This is an optimization exercise on Yosys and OpenROAD, whose aim is small area and a short achievable clock period, not a production implementation.
The RTL was checked by simulation tests, not by an equivalence proof against the original design.
Some runs may be left out. An edit can pass the tests and still lose a function that they never use.

### The metal 1 layer, run 1

Supply wires on this layer in grey. Cells faint in the background.
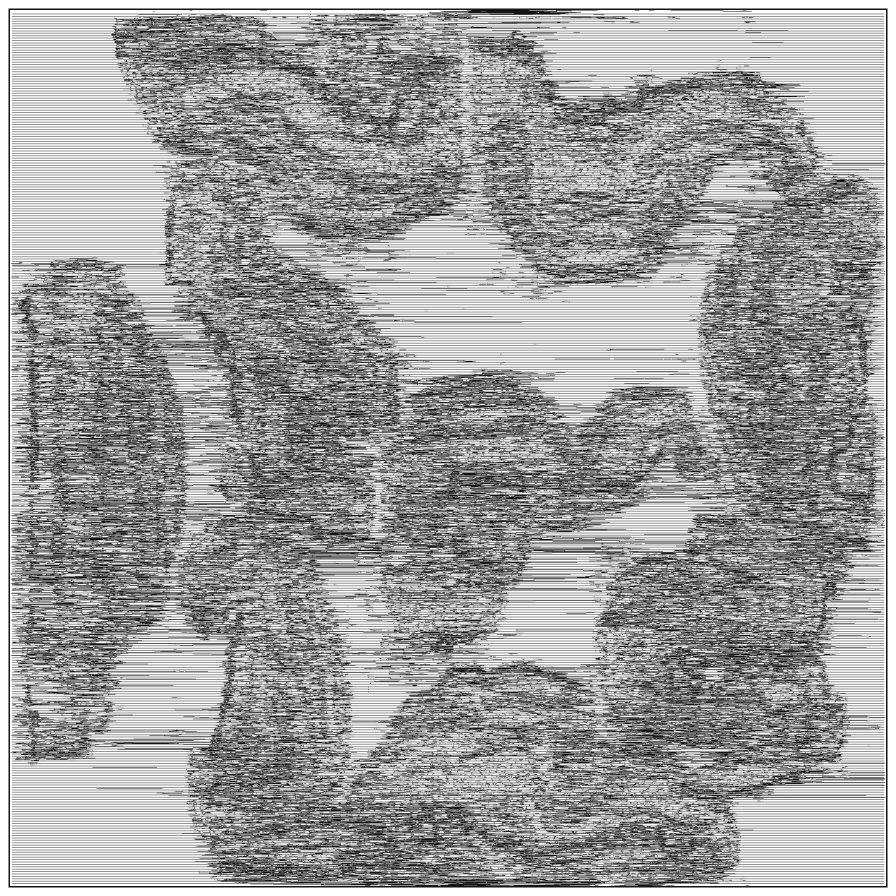
### Routing congestion, run 1

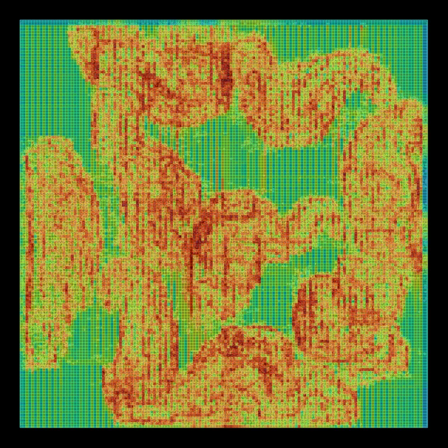
### Metal layers overlaid, run 1

Two of the layers only.
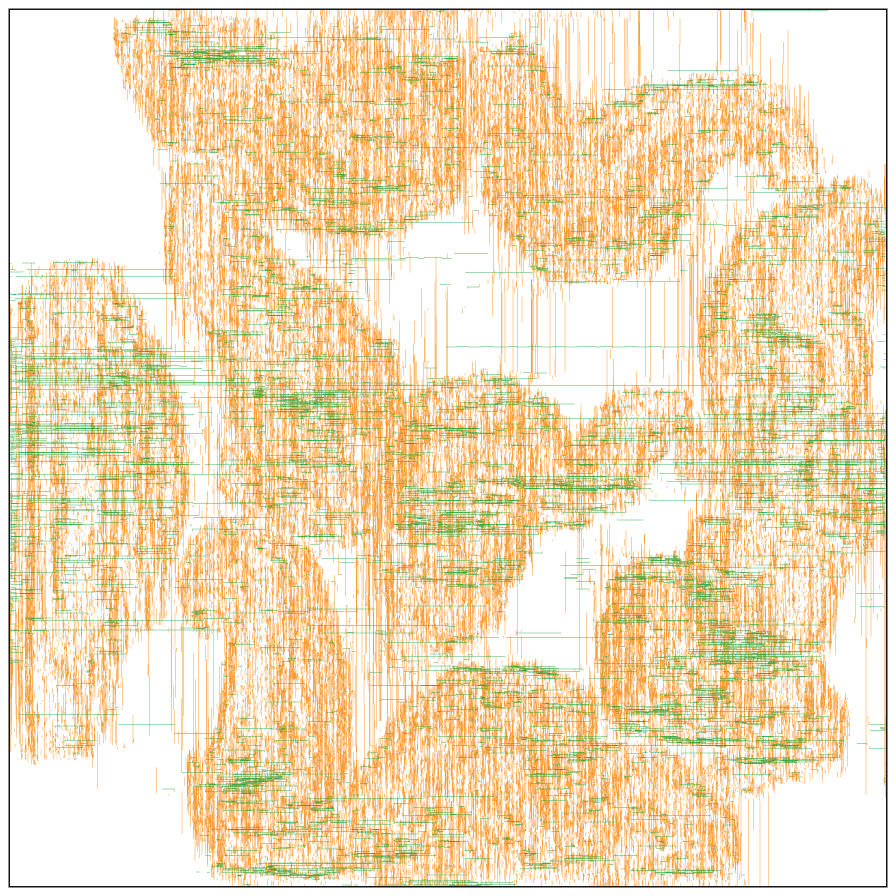
[design/flow/run.sh]
#!/bin/bash
# synth_recipe.tcl (not shown) runs the flow's synth.tcl, then flattens the netlist and writes it again
# the make line also repeats each setting of config.mk as NAME=value (left out here)
make -C /OpenROAD-flow-scripts/flow DESIGN_CONFIG=/design/flow/config.mk WORK_HOME=/design/flow/orfs CLKGATE_MAP_FILE= SYNTH_SCRIPT=/design/flow/synth_recipe.tcl finish
[design/flow/config.mk]
export PLATFORM = sky130hd
export DESIGN_NAME = systolic_array
export DESIGN_NICKNAME = systolic_array
export VERILOG_FILES = /design/flow/design.v
export SDC_FILE = /design/flow/constraint.sdc
export NUM_CORES = 8
export LEC_CHECK = 0
export CAP_MARGIN = 20
export CORE_MARGIN = 2
export CORE_UTILIZATION = 40
export PLACE_DENSITY = 0.6
export SLEW_MARGIN = 20
[design/flow/constraint.sdc]
create_clock -name core_clock -period 12.0 [get_ports {clk}]
set_input_delay 2.4000 -clock core_clock [delete_from_list [all_inputs] [get_ports {clk}]]
set_output_delay 2.4000 -clock core_clock [all_outputs]
set_load 0.01 [all_outputs]
[design/flow/design.v]
`timescale 1ns/1ps
module mac(
    input wire clk,
    input wire rst,
    input wire signed [31:0] in_a,
    input wire signed [31:0] in_b,
    output wire signed [31:0] out_a,
    output wire signed [31:0] out_b,
    output wire signed [63:0] out_c
);
  wire signed [63:0] mul;
  wire signed [63:0] add;
  d_ff_32 d1 (.d(in_a), .clk(clk), .rst(rst), .q(out_a));
  d_ff_32 d2 (.d(in_b), .clk(clk), .rst(rst), .q(out_b));
  assign mul = in_a * in_b;        
  assign add = out_c + mul;        
  d_ff_64 d3 (.d(add), .clk(clk), .rst(rst), .q(out_c));
endmodule
module d_ff_32(
    input wire signed [31:0] d,
    input wire clk,
    input wire rst,
    output reg signed [31:0] q
);
    always @(posedge clk) begin
        if (rst)
            q <= 0;
        else
            q <= d;
    end
endmodule
module d_ff_64(
    input wire signed [63:0] d,
    input wire clk,
    input wire rst,
    output reg signed [63:0] q
);
    always @(posedge clk) begin
        if (rst)
            q <= 0;
        else
            q <= d;
    end
endmodule
`timescale 1ns / 1ps
module systolic_array(
    input [31:0] a1,a2,a3,
    input [31:0] b1,b2,b3,
    input rst, clk,
    output [63:0] c1,c2,c3,c4,c5,c6,c7,c8,c9
    );
    wire [31:0] m1h,m2h,m1v,m2v,m3v,m4h,m4v,m5h,m5v,m6v,m3h,m6h,m7v,m7h,m8h,m8v,m9h,m9v,b2d,b3d,b33d,a2d,a3d,a33d;
    mac m1(.clk(clk),.rst(rst),.in_a(a1),.in_b(b1),.out_a(m1h),.out_b(m1v),.out_c(c1));
    d_ff d1(.d(b2),.clk(clk),.rst(rst),.q(b2d));
    mac m2(.clk(clk),.rst(rst),.in_a(m1h),.in_b(b2d),.out_a(m2h),.out_b(m2v),.out_c(c2));
    d_ff d2(.d(b3),.clk(clk),.rst(rst),.q(b3d));
    d_ff d3(.d(b3d),.clk(clk),.rst(rst),.q(b33d));
    mac m3(.clk(clk),.rst(rst),.in_a(m2h),.in_b(b33d),.out_a(m3h),.out_b(m3v),.out_c(c3));
    d_ff d4(.d(a2),.clk(clk),.rst(rst),.q(a2d));  
    mac m4(.clk(clk),.rst(rst),.in_a(a2d),.in_b(m1v),.out_a(m4h),.out_b(m4v),.out_c(c4));    
    mac m5(.clk(clk),.rst(rst),.in_a(m4h),.in_b(m2v),.out_a(m5h),.out_b(m5v),.out_c(c5));    
    mac m6(.clk(clk),.rst(rst),.in_a(m5h),.in_b(m3v),.out_a(m6h),.out_b(m6v),.out_c(c6)); 
    d_ff d5(.d(a3),.clk(clk),.rst(rst),.q(a3d));  
    d_ff d6(.d(a3d),.clk(clk),.rst(rst),.q(a33d));  
    mac m7(.clk(clk),.rst(rst),.in_a(a33d),.in_b(m4v),.out_a(m7h),.out_b(m7v),.out_c(c7));    
    mac m8(.clk(clk),.rst(rst),.in_a(m7h),.in_b(m5v),.out_a(m8h),.out_b(m8v),.out_c(c8));    
    mac m9(.clk(clk),.rst(rst),.in_a(m8h),.in_b(m6v),.out_a(m9h),.out_b(m9v),.out_c(c9));
endmodule
module d_ff(
    input wire signed [31:0] d,
    input wire clk,
    input wire rst,
    output reg signed [31:0] q
);
    always @(posedge clk) begin
        if (rst)
            q <= 0;
        else
            q <= d;
    end
endmodule
==> run notes, run 1 <==
outcome=finished clean; post-synthesis async set-or-reset flop share=0%; Non-clock buffers, area share=3.13%; multi-input gates=about 27000; Final setup viols=0; Post-synth top flop=dfxtp_1; pins over their slew limit=0; I/O pins=between 700 and 800; Met3 Wirelength=90.0 mm; clk sinks=roughly 1200; NumNets Final=around 54000; layout cells sized above 1=3.11%; post-CTS setup buffer count=0; reg2reg start=m2.d1.q[31]$_SDFF_PP0_; FF-to-FF path depth=23; footprint of the multi-input gates=about 320000 um2; fill count=94300; number of max-cap violations=0; Fin. Hold Viols=0; H-tree Lvls=4; Detailed Routing Iterations Pass 1=6; core area=972000 um2; CP max stage delay=1.10 ns; crit path max fanout=18; Worst setup EP type=flop; fmax=0.0928 GHz; hold crit path type=flop to flop; gr ovfl total=0; cell depth of the worst hold path=1; #FFs+latches synth=roughly 1200; Worst setup SP type=primary input; antenna violations before repair=131; fin cells=54500; Hold Path Origin=d5.q[7]$_SDFF_PP0_; Worst Path Arrival=11.54 ns; # placed instances=53800; Clock Latency Late Sink=about 0.96 ns; global-route met3 utilization=4.49%; seq_cells=1152; register-to-register setup slack=roughly 2.1 ns; Worst path most repeated cell=fa_1; Fin Clk Skew=0.105 ns; Port Buffers=769; GPL Wtd Cong=0.928; CTS Buffer Depth=4; multi-input gate share of total cell area=75.6%; commonest non-fill, non-tap cell in the layout=inv_1; Reg clk slew, reported paths=0.06 ns; CP Launch Point=b1[8]; CTS tree=built; Layout area overhead=7.59%; largest net degree at the start of global routing=185; CP endpoint=m1.d3.q[52]$_SDFF_PP0_; drt via density=5.02; fin crit share=89.8%; Slew @ Worst Pin=1.41 ns; CP bufs+invs=6; area share of the largest cell type after synthesis=55.8%; Top Family by Delay on Critical Path=adder cells; die area=984000 um2; Worst R2R End=m3.d3.q[58]$_SDFF_PP0_; Synth top cells by count=inv_1, fa_1, nand2_1; Die Span Y=992 um; root buffer cell=clkbuf_16; most frequent cell after synthesis=inv_1; clkbuf count=242; Critical Path RT=12.76 ns; Inserted Clock Buffers=around 190; met1 WL=between 400 and 500 mm; setup_tns=0 ns; Site Rows=362; cell count after synthesis=41400; gr busiest metal=met2; first-pass GRT wire length=1910 mm; flip-flop and latch area=between 20000 and 25000 um2; Initial Utilization=40.2%; Post-synth EDFFs=0; max_slew headroom=5.65%; inverters=11300; Yosys warnings=3; Area-dominant class=multi-input gates; Seq area share=5.52%; CP Depth=25; Slowest-stage cell, CP=clkdlybuf4s50_1
## Picture notes: 'The metal 1 layer'
The layer holds 40% of the routed length. 49336 nets have wire on it.
WL final: 1220 mm
met1 GRT Util: 32.9%

## Picture notes: 'Routing congestion'
GR met2 Demand/Resource: 42.0%
total track usage: 25.5%
WL/cell: 22.4 um
fin util: 43.2%

## Picture notes: 'Metal layers overlaid'
Green is metal 3, wire length 90.0 mm. Orange is metal 2, wire length 576 mm.

==> run 1: logic make-up (layout without fill, tap and decap cells) <==
| family | count (synthesis) | count (layout) | share of synthesized area, % |
|---|---|---|---|
| simple gates | 11600 | 11600 | 14.6 |
| flops | 1152 | 1152 | 5.91 |
| xor+xnor | 603 | 603 | 1.35 |
| buf+inv | 13200 | 13100 | 12.7 |
| other cells | 0 | 413 | 0 |
| fa+ha+maj | 12900 | 12900 | 62.1 |
| mux | 48 | 48 | 0.138 |
| compound gates | 1905 | 1905 | 3.17 |
==> run 1: metrics by stage <==
stage	cell area (um2)	worst slack, ns
finish	420000	1.23
global route	420000	1.13
CTS	419000	1.39
detailed placement	412000	0.466
global placement	412000	-0.0243
floorplan	390000	1.43
==> run 1: flip-flops by register name, indices dropped and copies added, names as in the netlist, 64 cells and up <==
name,count
m4.d3.q,64
m6.d3.q,64
m2.d3.q,64
m8.d3.q,64
m5.d3.q,64
m1.d3.q,64
m9.d3.q,64
m3.d3.q,64
m7.d3.q,64
## Run 2: large edit since run 1, in outline
design/flow/design.v: 81 -> 3391 lines; modules unchanged: 0
  mac_pe: new, 1657 lines
  mac_pe0: new, 1660 lines
  fa: new, 4 lines
  booth_enc: new, 5 lines
  booth_enc_m: new, 5 lines
  ha: new, 4 lines
  systolic_array: edited, 23 -> 54 lines
  removed: mac, d_ff_32, d_ff_64, d_ff
==> module ha as of run 2 <==
module ha(input wire a, input wire b, output wire s, output wire co);
  assign s = a ^ b;
  assign co = a & b;
endmodule
==> module booth_enc_m as of run 2 <==
module booth_enc_m(input wire b2, input wire b1, input wire b0, input wire en, output wire one, output wire two, output wire neg);
  assign one = (b1 ^ b0) & en;
  assign two = ((b2 & ~b1 & ~b0) | (~b2 & b1 & b0)) & en;
  assign neg = b2 & en;
endmodule
==> module systolic_array as of run 2 <==
module systolic_array(
    input [31:0] a1,a2,a3,
    input [31:0] b1,b2,b3,
    input rst, clk,
    output [63:0] c1,c2,c3,c4,c5,c6,c7,c8,c9
    );
    reg [31:0] a1_1;
    reg [31:0] a1_2;
    reg [31:0] a2_1;
    reg [31:0] a2_2;
    reg [31:0] a2_3;
    reg [31:0] a3_1;
    reg [31:0] a3_2;
    reg [31:0] a3_3;
    reg [31:0] a3_4;
    reg [31:0] b1_1;
    reg [31:0] b1_2;
    reg [31:0] b2_1;
    reg [31:0] b2_2;
    reg [31:0] b2_3;
    reg [31:0] b3_1;
    reg [31:0] b3_2;
    reg [31:0] b3_3;
    reg [31:0] b3_4;
    always @(posedge clk) begin
        a1_1 <= rst ? 32'd0 : a1;
        a1_2 <= rst ? 32'd0 : a1_1;
        a2_1 <= rst ? 32'd0 : a2;
        a2_2 <= rst ? 32'd0 : a2_1;
        a2_3 <= rst ? 32'd0 : a2_2;
        a3_1 <= rst ? 32'd0 : a3;
        a3_2 <= rst ? 32'd0 : a3_1;
        a3_3 <= rst ? 32'd0 : a3_2;
        a3_4 <= rst ? 32'd0 : a3_3;
        b1_1 <= b1;
        b1_2 <= b1_1;
        b2_1 <= b2;
        b2_2 <= b2_1;
        b2_3 <= b2_2;
        b3_1 <= b3;
        b3_2 <= b3_1;
        b3_3 <= b3_2;
        b3_4 <= b3_3;
    end
    mac_pe0 m1(.clk(clk), .rst(rst), .a(a1), .b(b1), .c(c1));
    mac_pe m2(.clk(clk), .rst(rst), .a(a1_1), .b(b2_1), .acc(c2));
    mac_pe m3(.clk(clk), .rst(rst), .a(a1_2), .b(b3_2), .acc(c3));
    mac_pe m4(.clk(clk), .rst(rst), .a(a2_1), .b(b1_1), .acc(c4));
    mac_pe m5(.clk(clk), .rst(rst), .a(a2_2), .b(b2_2), .acc(c5));
    mac_pe m6(.clk(clk), .rst(rst), .a(a2_3), .b(b3_3), .acc(c6));
    mac_pe m7(.clk(clk), .rst(rst), .a(a3_2), .b(b1_2), .acc(c7));
    mac_pe m8(.clk(clk), .rst(rst), .a(a3_3), .b(b2_3), .acc(c8));
    mac_pe m9(.clk(clk), .rst(rst), .a(a3_4), .b(b3_4), .acc(c9));
endmodule
==> module fa as of run 2 <==
module fa(input wire a, input wire b, input wire c, output wire s, output wire co);
  assign s = a ^ b ^ c;
  assign co = (a & b) | (a & c) | (b & c);
endmodule
==> module booth_enc as of run 2 <==
module booth_enc(input wire b2, input wire b1, input wire b0, output wire one, output wire two, output wire neg);
  assign one = b1 ^ b0;
  assign two = (b2 & ~b1 & ~b0) | (~b2 & b1 & b0);
  assign neg = b2;
endmodule
--- a/design/flow/config.mk
+++ b/design/flow/config.mk
@@ -11,2 +11,3 @@
 export PLACE_DENSITY = 0.6
 export SLEW_MARGIN = 20
+export SYNTH_HIERARCHICAL = 1
==> run 2 against run 1 <==
Highest routed layer unchanged; critical path type is now flop to output port; utilization rose by 0.18 points; setup slack improved by 1.9 ns; still clean on timing, DRC and antenna; global-route usage rose by 7.1 points.
==> run notes, run 2 <==
Critical Path RT=9.60 ns; fmax=between 0.1 and 0.15 GHz; Biggest register=m1.pr; CTS Buffer Depth=4; post-synthesis async set-or-reset flop share=0%; final instance area=276000 um2; fill count=roughly 61000; gr ovfl total=0; antenna violations before repair=51; commonest non-fill, non-tap cell in the layout=xnor2_1; number of max-cap violations=0; CP endpoint=c1[59]; most frequent cell after synthesis=xnor2_1; Port Buffers=about 770; FF-to-FF path depth=21; core area=637000 um2; # placed instances=32700; #FFs+latches synth=about 1400; CTS tree=built; drt via density=6.47; root buffer cell=clkbuf_16; Compound-Gate Fraction of Synth Area=roughly a fifth; setup ws final=3.13 ns; Slowest-stage cell, CP=o31ai_1; Clock Latency Late Sink=approximately 1.1 ns; Worst path most repeated cell=fa_1; area share of the largest cell type after synthesis=34.2%; Worst setup SP type=flop; Largest register FFs=233; mux contribution to synthesized area=less than 1%; Synth Area in Simple Gates=6.27%; largest net degree at the start of global routing=between 70 and 80; H-tree Lvls=4; Fin. Hold Viols=0; Initial Utilization=roughly 40%; Setup WS pre-CTS=~3.6 ns; reg2reg start=b2_2[7]$_DFF_P_; GR met2 Demand/Resource=49.2%; Slew @ Worst Pin=1.21 ns; layout cells sized above 1=~7.4%; Worst R2R End=m5.acc[59]$_SDFF_PP0_; die area=646000 um2; Inserted Clock Buffers=about 210; outcome=finished clean; CP max stage delay=0.72 ns; setup_tns=0 ns; met1 GRT Util=about two fifths; largest family of logic cells by synthesized area=adder cells; max_slew headroom=19.1%; Site Rows=293; cell count after synthesis=25700; fin crit share=73.9%; pins over their slew limit=0; Die Span Y=804 um; Post-synth top flop=dfxtp_1; GPL Wtd Cong=0.969; CP Launch Point=m1.pr[51]$_DFF_P_; I/O pins=770; gr busiest metal=met2; Post-synth EDFFs=0; Reg clk slew, reported paths=0.06 ns; Hold Path Origin=b3_1[30]$_DFF_P_; Worst Path Arrival=6.47 ns; hold crit path type=flop to flop; fin cells=33100; Detailed Routing Iterations Pass 1=9; Final setup viols=0; clk sinks=1385; XOR/XNOR Fraction of Synth Area=between 10% and 20%; Yosys warnings=9; Layout area overhead=8.00%
run 2: area by class of cell:
class                           instances  area, um2  share of cell area [%]
Timing Repair Buffer                 1507      13300                    4.81
Clock inverter                        125       1620                   0.587
Inverter                              543       2040                   0.738
Sequential cell                      1385      28000                    10.1
Antenna cell                           16       40.0                  0.0145
Tap cell                             8407      10500                    3.81
Multi-Input combinational cell      20900     215000                    77.9
Clock buffer                          258       5710                    2.07
run 2: layer usage:
metal	routed length (um)	share of wire, %
met4	80700	7.5
met5	509	0.047
met2	465000	43
met3	135000	13
met1	397000	37
run 2: modules after synthesis, one instance, submodules excluded:
module	copies in the design	area (um2)	cells inside	flip-flops and latches
booth_enc_m	16	38.8	6	0
booth_enc	128	38.8	5	0
mac_pe	8	15500	2129	64
fa	4366	20.0	1	0
ha	377	12.5	1	0
mac_pe0	1	20200	2317	297
systolic_array	1	13700	896	576
run 2: worst max-delay path: cells and delay by family (launching register included):
family | cells | cell delay (ns)
AO/OA/AOI/OAI | 7 | 2.17
adder cells (fa/ha/maj) | 4 | 1.92
buffers and inverters | 1 | 0.64
flip-flops | 1 | 0.32
XOR/XNOR | 1 | 0.28
AND/OR/NAND/NOR | 1 | 0.08
### Routing congestion, run 2

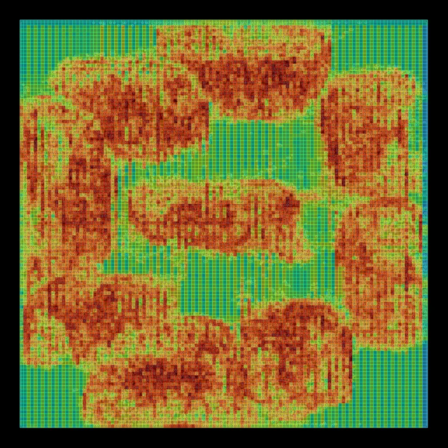
global-route met3 utilization: 10.1%
WL/cell: 32.5 um

### Metal layers overlaid, run 2

Drawn at 1 px/um. Two of the layers only.
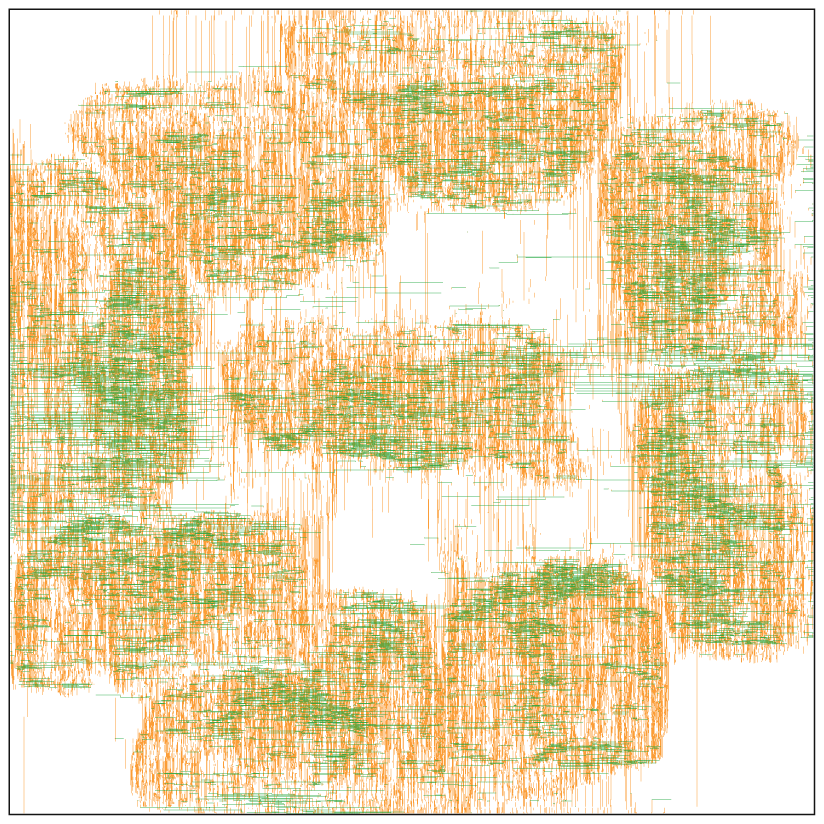
Orange is metal 2, wire length 465 mm. Green is metal 3, wire length 135 mm.
total track usage: 32.6%
via count: 215000
WL final: 1080 mm

==> what the ideal ports hide <==
Ports are ideal in the flow. The routed layouts listed here were re-timed in OpenROAD.
Step 1: set_driving_cell puts a clkbuf_16 on clk and a buf_2 on each other input, an assumption about the parent block.
Step 2, shift: input delay + t, output delay - t, t = (earliest + latest rising clock arrival at the registers) / 2. This alone moves slack from input paths to output paths.
Slacks: ideal ports / drivers / drivers and shift; pairs: ideal ports / drivers.
run | t, ns | setup slack, ns | hold slack, ns | worst setup path at the end | slew at the worst register clock pin (ns)
run 1 | 1.065 | 1.225 / 1.325 / 0.261 | 0.434 / 0.434 / 0.434 | input to register | 0.08 / 0.08
run 2 | 1.148 | 3.135 / 3.004 / 3.359 | 0.326 / 0.326 / 0.326 | register to register | 0.08 / 0.08
After both steps setup and hold are still met in every run listed. For run 1, which loses most, drivers alone change the setup slack by +0.100 ns; drivers and shift together by -0.964 ns.
